Source: an optimization exercise on an open RTL-to-GDS flow (aim: small area and a short achievable clock period). Production flows keep margins and buffers that such runs may drop. Function not checked in this run: the RTL went through the layout flow alone. Power is estimated from default activity; no workload was simulated.

I/O pins on the die edge:
Scale: 0.5 px per um. Pins as bars across the die edge, other pins in gray.
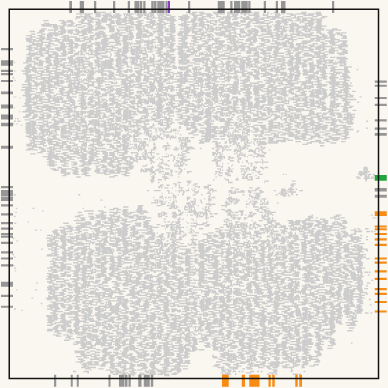
Finished layout with every layer on:
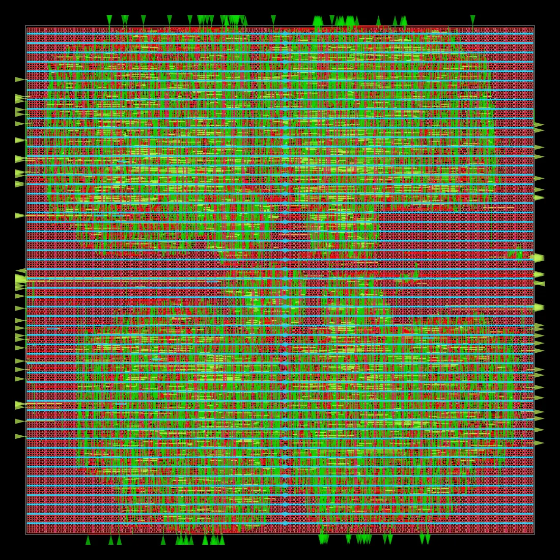
**flow/run.sh**
```bash
#!/bin/bash
# synth_recipe.tcl (not shown) runs the flow's synth.tcl, then flattens the netlist and writes it again
# the make line also repeats each setting of config.mk as NAME=value (left out here)
make -C /OpenROAD-flow-scripts/flow DESIGN_CONFIG=/design/flow/config.mk WORK_HOME=/design/flow/orfs CLKGATE_MAP_FILE= SYNTH_SCRIPT=/design/flow/synth_recipe.tcl finish
```
**flow/config.mk**
```make
export PLATFORM = sky130hd
export DESIGN_NAME = fifos_interface
export DESIGN_NICKNAME = fifos_interface
export VERILOG_FILES = /design/flow/design.v
export SDC_FILE = /design/flow/constraint.sdc
export NUM_CORES = 4
export LEC_CHECK = 0
export CAP_MARGIN = 20
export CORE_MARGIN = 2
export CORE_UTILIZATION = 40
export SLEW_MARGIN = 20
```
**flow/constraint.sdc**
```tcl
create_clock -name core_clock -period 5.5 [get_ports {clk}]
set_input_delay 1.1000 -clock core_clock [delete_from_list [all_inputs] [get_ports {clk}]]
set_output_delay 1.1000 -clock core_clock [all_outputs]
set_load 0.01 [all_outputs]
```
**flow/design.v**
```verilog
`timescale 1ns / 1ps
module fifo (
  clk,
  rst,
  i_read_packet_en,
  i_write_packet_en,
  i_write_packet,
  o_read_packet,
  o_empty_flag,
  o_full_flag
);
  parameter FIFO_DEPTH = 32;
  parameter LOG2_FIFO_DEPTH = 5;
  parameter DATA_LINE_WIDTH = 40;
  parameter CONTROL_LINE_WIDTH = 0;
  input clk;
  input rst;
  input i_read_packet_en;
  input i_write_packet_en;
  input [DATA_LINE_WIDTH+CONTROL_LINE_WIDTH-1:0] i_write_packet;
  output reg [DATA_LINE_WIDTH+CONTROL_LINE_WIDTH-1:0] o_read_packet;
  output o_empty_flag;
  output o_full_flag;
  reg [(DATA_LINE_WIDTH+CONTROL_LINE_WIDTH-1):0] FIFO [0:(FIFO_DEPTH-1)];
  reg [FIFO_DEPTH-1:0] FIFOvalid;
  reg [LOG2_FIFO_DEPTH-1:0] head_pointer;
  reg [LOG2_FIFO_DEPTH-1:0] tail_pointer;
  reg [FIFO_DEPTH-1:0] valid_n;
  reg [LOG2_FIFO_DEPTH-1:0] head_n;
  reg [LOG2_FIFO_DEPTH-1:0] tail_n;
  reg wrote;
  always @ (posedge clk) begin
    if (rst) begin
      FIFOvalid <= 'd0;
      head_pointer <= 'd0;
      tail_pointer <= 'd0;
      o_read_packet <= 'b0;
    end else begin
    valid_n = FIFOvalid;
    head_n = head_pointer;
    tail_n = tail_pointer;
    wrote = 1'b0;
    if ( (i_write_packet_en == 1'b1) && (valid_n[tail_n] == 1'b0) ) begin
      FIFO[tail_n] <= i_write_packet;
      valid_n[tail_n] = 1'b1;
      wrote = 1'b1;
      if (tail_n < (FIFO_DEPTH-1)) begin
        tail_n = tail_n + 1'b1;
      end else begin
        tail_n = 'd0;
      end
    end
    if ( (i_read_packet_en == 1'b1) && (valid_n[head_n] == 1'b1) ) begin
      if (wrote && (head_n == tail_pointer)) begin
        o_read_packet <= i_write_packet;
      end else begin
        o_read_packet <= FIFO[head_n];
      end
      valid_n[head_n] = 1'b0;
      if (head_n < (FIFO_DEPTH-1)) begin
        head_n = head_n + 1'b1;
      end else begin
        head_n = 'd0;
      end
    end else begin
      o_read_packet <= 'b0;  
    end
    FIFOvalid <= valid_n;
    head_pointer <= head_n;
    tail_pointer <= tail_n;
    end
  end
  assign o_empty_flag = !FIFOvalid[head_pointer];
  assign o_full_flag = FIFOvalid[tail_pointer];
endmodule
`timescale 1ns / 1ps
module fifos_interface (
  clk,
  rst,
  i_mc_sreq_inbits,
  i_mc_sreq_wen,
  o_mc_sreq_fifo_empty,
  o_mc_sreq_fifo_full,
  i_sc_rreq_ren,
  o_sc_rreq_outbits,
  i_sc_sresp_inbits,
  i_sc_sresp_wen,
  o_sc_sresp_fifo_empty,
  o_sc_sresp_fifo_full,
  i_mc_rresp_ren,
  o_mc_rresp_outbits,
  o_credits_m2s,
  o_credits_s2m
);
  parameter FIFO_DEPTH = 32;
  parameter LOG2_FIFO_DEPTH = 5;
  parameter DATA_LINE_WIDTH = 40;
  parameter CONTROL_LINE_WIDTH = 0;
  input clk;
  input rst;  
  input [DATA_LINE_WIDTH+CONTROL_LINE_WIDTH-1:0] i_mc_sreq_inbits;  
  input i_mc_sreq_wen;  
  output o_mc_sreq_fifo_empty;  
  output o_mc_sreq_fifo_full;  
  wire [DATA_LINE_WIDTH+CONTROL_LINE_WIDTH-1:0] w_req_bus;  
  input i_sc_rreq_ren;
  output [DATA_LINE_WIDTH+CONTROL_LINE_WIDTH-1:0] o_sc_rreq_outbits;
  wire w_sc_rreq_fifo_empty;
  wire w_sc_rreq_fifo_full;
  input [DATA_LINE_WIDTH+CONTROL_LINE_WIDTH-1:0] i_sc_sresp_inbits;
  input i_sc_sresp_wen;
  output o_sc_sresp_fifo_empty;
  output o_sc_sresp_fifo_full;
  wire [DATA_LINE_WIDTH+CONTROL_LINE_WIDTH-1:0] w_resp_bus;  
  input i_mc_rresp_ren;
  output [DATA_LINE_WIDTH+CONTROL_LINE_WIDTH-1:0] o_mc_rresp_outbits;
  wire w_mc_rresp_fifo_empty;
  wire w_mc_rresp_fifo_full;
  output wire [LOG2_FIFO_DEPTH:0] o_credits_m2s;
  output wire [LOG2_FIFO_DEPTH:0] o_credits_s2m;
  reg [LOG2_FIFO_DEPTH:0] credits_m2s;
  reg [LOG2_FIFO_DEPTH:0] credits_s2m;
  fifo M_fifo_sreq (
    .clk(clk),
    .rst(rst),
    .i_read_packet_en(!w_sc_rreq_fifo_full),
    .i_write_packet_en(i_mc_sreq_wen),
    .i_write_packet(i_mc_sreq_inbits),
    .o_read_packet(w_req_bus),
    .o_empty_flag(o_mc_sreq_fifo_empty),
    .o_full_flag(o_mc_sreq_fifo_full)
  );
  fifo S_fifo_rreq (
    .clk(clk),
    .rst(rst),
    .i_read_packet_en(i_sc_rreq_ren),
    .i_write_packet_en(!w_sc_rreq_fifo_full),
    .i_write_packet(w_req_bus),
    .o_read_packet(o_sc_rreq_outbits),
    .o_empty_flag(w_sc_rreq_fifo_empty),
    .o_full_flag(w_sc_rreq_fifo_full)
  );
  fifo S_fifo_sresp (
    .clk(clk),
    .rst(rst),
    .i_read_packet_en(!w_mc_rresp_fifo_full),
    .i_write_packet_en(i_sc_sresp_wen),
    .i_write_packet(i_sc_sresp_inbits),
    .o_read_packet(w_resp_bus),
    .o_empty_flag(o_sc_sresp_fifo_empty),
    .o_full_flag(o_sc_sresp_fifo_full)
  );
  fifo M_fifo_rresp (
    .clk(clk),
    .rst(rst),
    .i_read_packet_en(i_mc_rresp_ren),
    .i_write_packet_en(!w_mc_rresp_fifo_full),
    .i_write_packet(w_resp_bus),
    .o_read_packet(o_mc_rresp_outbits),
    .o_empty_flag(w_mc_rresp_fifo_empty),
    .o_full_flag(w_mc_rresp_fifo_full)
  );
  always @ (posedge clk) begin
    if (rst) begin
      credits_m2s <= FIFO_DEPTH;
      credits_s2m <= FIFO_DEPTH;
    end else begin
    if ((i_sc_rreq_ren) && (!w_sc_rreq_fifo_full)) begin
      credits_m2s <= credits_m2s;
    end else if ((i_sc_rreq_ren) && (credits_m2s < FIFO_DEPTH)) begin  
      credits_m2s <= credits_m2s + 1'b1;
    end else if ((!w_sc_rreq_fifo_full) && (credits_m2s < FIFO_DEPTH)) begin  
      credits_m2s <= credits_m2s - 1'b1;
    end
    if ((i_mc_rresp_ren) && (!w_mc_rresp_fifo_full)) begin
      credits_s2m <= credits_s2m;
    end else if ((i_mc_rresp_ren) && (credits_m2s < FIFO_DEPTH)) begin  
      credits_s2m <= credits_s2m + 1'b1;
    end else if ((!w_mc_rresp_fifo_full) && (credits_m2s < FIFO_DEPTH)) begin  
      credits_s2m <= credits_s2m - 1'b1;
    end
    end
  end 
  assign o_credits_s2m = credits_s2m;
  assign o_credits_m2s = credits_m2s;
endmodule
```
==> flow_summary.yaml <==
clock_tree:
  cts_setup_buffers: 0
  clkLatencyLatePin_ps: 1060
  cts_buffer_depth: 4
  clkSinkCount: 5460
  tritoncts: "done"
  htree_num_levels: 6
  holdBufCountCts: 0
  clkSlewWorstSetupHoldPaths_ps: 60
  cts_buffers: 570
  clock_tree.root_cell: "clkbuf_16"
worst_setup_path:
  cp.required_ps: 4400
  crit_end: "o_sc_sresp_fifo_full"
  r2r_cells: 11
  startpoint_type: "register"
  worst_r2r_endpoint: "S_fifo_sresp.head_pointer[3]"
  crit_start: "S_fifo_sresp.tail_pointer[0]"
  crit_fanout: 16
  rrSetupSlack_ps: 670
  reg2reg_from: "S_fifo_sresp.tail_pointer[0]"
  arrival_ps: 4200
  path_class: "register to primary output"
  end_kind: "primary output"
grt:
  use_met2_pct: 33.9
  met1_usage_pct: 29.9
  met3_usage_pct: 3.32
  antenna_found_initial: 40
  grt_pass1_wl_um: 822000
  gr-total-overflow: 0
  grt_pass1_vias: 111000
  grt.total_usage_pct: 20.9
  top_usage_layer: "met2"
  grt_start_max_net_pins: 143
timing:
  worst_slew_pin_slew_ps: 1140
  finalMaxSlewViolations: 0
  rsz0062_at_grt: "no"
  hold_slack_ps: 512
  finalSetupViolCount: 0
  layout_min_cycle_time_ps: 5300
  relSlewSlack_pct: 23.7
  tns_ps: 0
  layout_setup_ws_ps: 202
  skew_ps: 29.9
  period_share_pct: 96.3
  hold_viol: 0
  clock.fmax_mhz: 189
detailed_routing:
  wl_met2_um: 277000
  post_drt_wl_per_cell_um: 31.3
  viasPerCell: 5.97
  drtAntennaViolNets: 0
  vias: 110000
  drc: 0
  top_layer: "met5"
  drtIter0Drc: 12400
  drtPass1Iterations: 6
  drt-met1-wl_um: 243000
  wl_met3_um: 44100
power:
  p_leak_nw: 75.6
  p_int_mw: 79.2
  p_switching_mw: 29.8
  peakVddDrop_uv: 401
  seq_power_share_pct: 45.8
  clkPwrFrac_pct: 34.6
  comb_power_share_pct: 19.6
  switching_share_pct: 27.3
  powerDensity_nw_per_um2: 443
  finalPower_mw: 109
die:
  pin_count: 182
  start_util_pct: 40.1
  core_area_um2: 533000
  dieArea_um2: 541000
  rows: 268
  fp.dieW_um: 735
logic_synthesis:
  synth_warnings: 2
  post_synth.cell_area_avg_um2: 20.5
  synth.top_cell.area_share_pct: 71.9
  yosysSeqAreaShare_pct: 75.1
  synth_edf_count: 5120
  synth_ff_type: "edfxtp_1"
  synth.area.top_cells: "edfxtp_1 72%, mux4_2 15%, dfxtp_1 3.2%"
  syn_nets: 10600
  synth_cell_types: 111
  syn_area_um2: 214000
  ys_ff_latch: 5460
  syn_inst: 10400
  yosysTopAreaCell: "edfxtp_1"
  async_flop_share_pct: 0
place:
  placedInstanceArea_um2: 228000
  placedCellCount: 17400
  dpl_worst_slack_ps: 788
  port-buffer-count: 181
  place.gp.congestion: 0.850
  dp_hpwl_um: 308000
finish:
  drive_gt1_share_pct: 26.5
  final_cells: 18500
  final_net_count: 11100
  final_common_cell: "edfxtp_1"
  design_area_um2: 246000
  final_cell_mix: "5120 x edfxtp_1, 1414 x mux4_2, 588 x clkbuf_16, 373 x nor2_1, 334 x a21oi_1"
  synthToLayoutAreaGrowth_pct: 15.1
min_path:
  hold_class: "primary input to register"
flow_run:
  max-cap-violations: 0
outcome:
  run_status: "finished clean"
About 'I/O pins on the die edge':
legend:
  green:
    port: o_credits_s2m
    pins: 6
    direction: output
    edge: right
  orange:
    port: o_sc_rreq_outbits
    pins: 40
    direction: output
    edge: 22 bottom, 18 right
  purple:
    port: o_sc_sresp_fifo_full
    pins: 1
    direction: output
    edge: top

About 'finished layout with every layer on':
final WL: 579000 um
Vert. Die Dim: 735 um
fin util: 46.2%

[logic make-up (layout without fill, tap and decap cells)]
logic type | after synthesis | count (layout) | share of synthesized area [%]
flops | 5460 | 5460 | 75.1
mux | 1784 | 1784 | 16.7
simple gates | 1229 | 1229 | 2.62
compound gates | 1164 | 1164 | 3.90
buf+inv | 684 | 1702 | 1.27
xor+xnor | 53 | 53 | 0.217
fa+ha+maj | 47 | 47 | 0.282
other cells | 0 | 15 | 0
[critical path, cell delays in order, from the launching register on]
cell             delay [ps]
dfxtp_1                 760
mux4_1                  630
mux2_2                  290
a211o_4                 440
or2_1                   310
clkdlybuf4s50_1         710
[synthesized netlist by cell type (all sizes together) (22+ instances only)]
master,count
and2,43
ha,45
mux2i,308
a211oi,82
a21oi,337
buf,237
a221oi,27
o22ai,74
o21ai,142
a2111oi,46
inv,45
a31oi,81
nand2b,31
nand3,44
nand4,22
nor3,158
o221ai,45
nor2,486
dfxtp,340
nor4,32
mux2,61
clkbuf,398
a311oi,106
edfxtp,5120
a22oi,34
nand2,301
xnor2,33
mux4,1415
[power by group through the flow]
stage / logic (mW) / clock network (mW) / registers, mW
finish: 21.4 / 37.7 / 49.9
CTS: 21.6 / 38.4 / 50.0
floorplan: 13.8 / 0 / 50.6
global route: 22.8 / 39.9 / 50.1
detailed placement: 21.5 / 0 / 50.8
global placement: 21.2 / 0 / 50.7
[repair_timing]
item | in CTS | in global routing
resized for setup | 2 | 1
pin swaps | 0 | 0
endpoints found under the setup margin | 1 | 1
[area by class of cell]
| class | count | area, um^2 |
|---|---|---|
| well taps | 7020 | 8780 |
| clock buffers | 754 | 15600 |
| fillers | 43700 | 287000 |
| inverters | 49 | 200 |
| multi-input cells | 4277 | 51700 |
| flip-flops and latches | 5460 | 161000 |
| diodes | 15 | 37.5 |
| repair buffers | 635 | 6710 |
| clock inverters | 264 | 2550 |
[worst min-delay path by stage]
stage,from,end,cells after the start
3_5_place_dp,credits_m2s[4],credits_m2s[4],2
5_1_grt,rst,M_fifo_rresp.o_read_packet[38],2
2_1_floorplan,M_fifo_rresp.FIFOvalid[14],M_fifo_rresp.FIFOvalid[14],2
6_report,rst,M_fifo_rresp.o_read_packet[35],2
3_3_place_gp,credits_m2s[3],credits_m2s[3],2
4_1_cts,rst,M_fifo_sreq.tail_pointer[3],2

port drivers added, routing unchanged:
The flow's constraints put no driver on any port. The routed layout listed below was extracted and timed again, unchanged, in two steps.
Step 1 (the two cells are an assumption about what drives the block):
set clk [get_ports {clk}]
set_driving_cell -lib_cell sky130_fd_sc_hd__clkbuf_16 $clk
set_driving_cell -lib_cell sky130_fd_sc_hd__buf_2 [delete_from_list [all_inputs] $clk]
Step 2 moves the port delays by t, midway between the first and last clock arrival at a register: inputs arrive t later, outputs are due t later. That takes back most of the time a late clock gives input paths.
Three values: ideal ports, drivers, drivers and shift; two values: the first two.
shift t [ns]: 1.175
slack for setup (ns): 0.202 / 0.081 / 0.302
hold WS [ns]: 0.512 / 0.443 / 0.533
worst register clock-pin slew, ns: 0.07 / 0.07
After both steps this run still meets setup and hold. For this run, drivers alone change the setup slack by -0.121 ns; drivers and shift together by +0.100 ns.
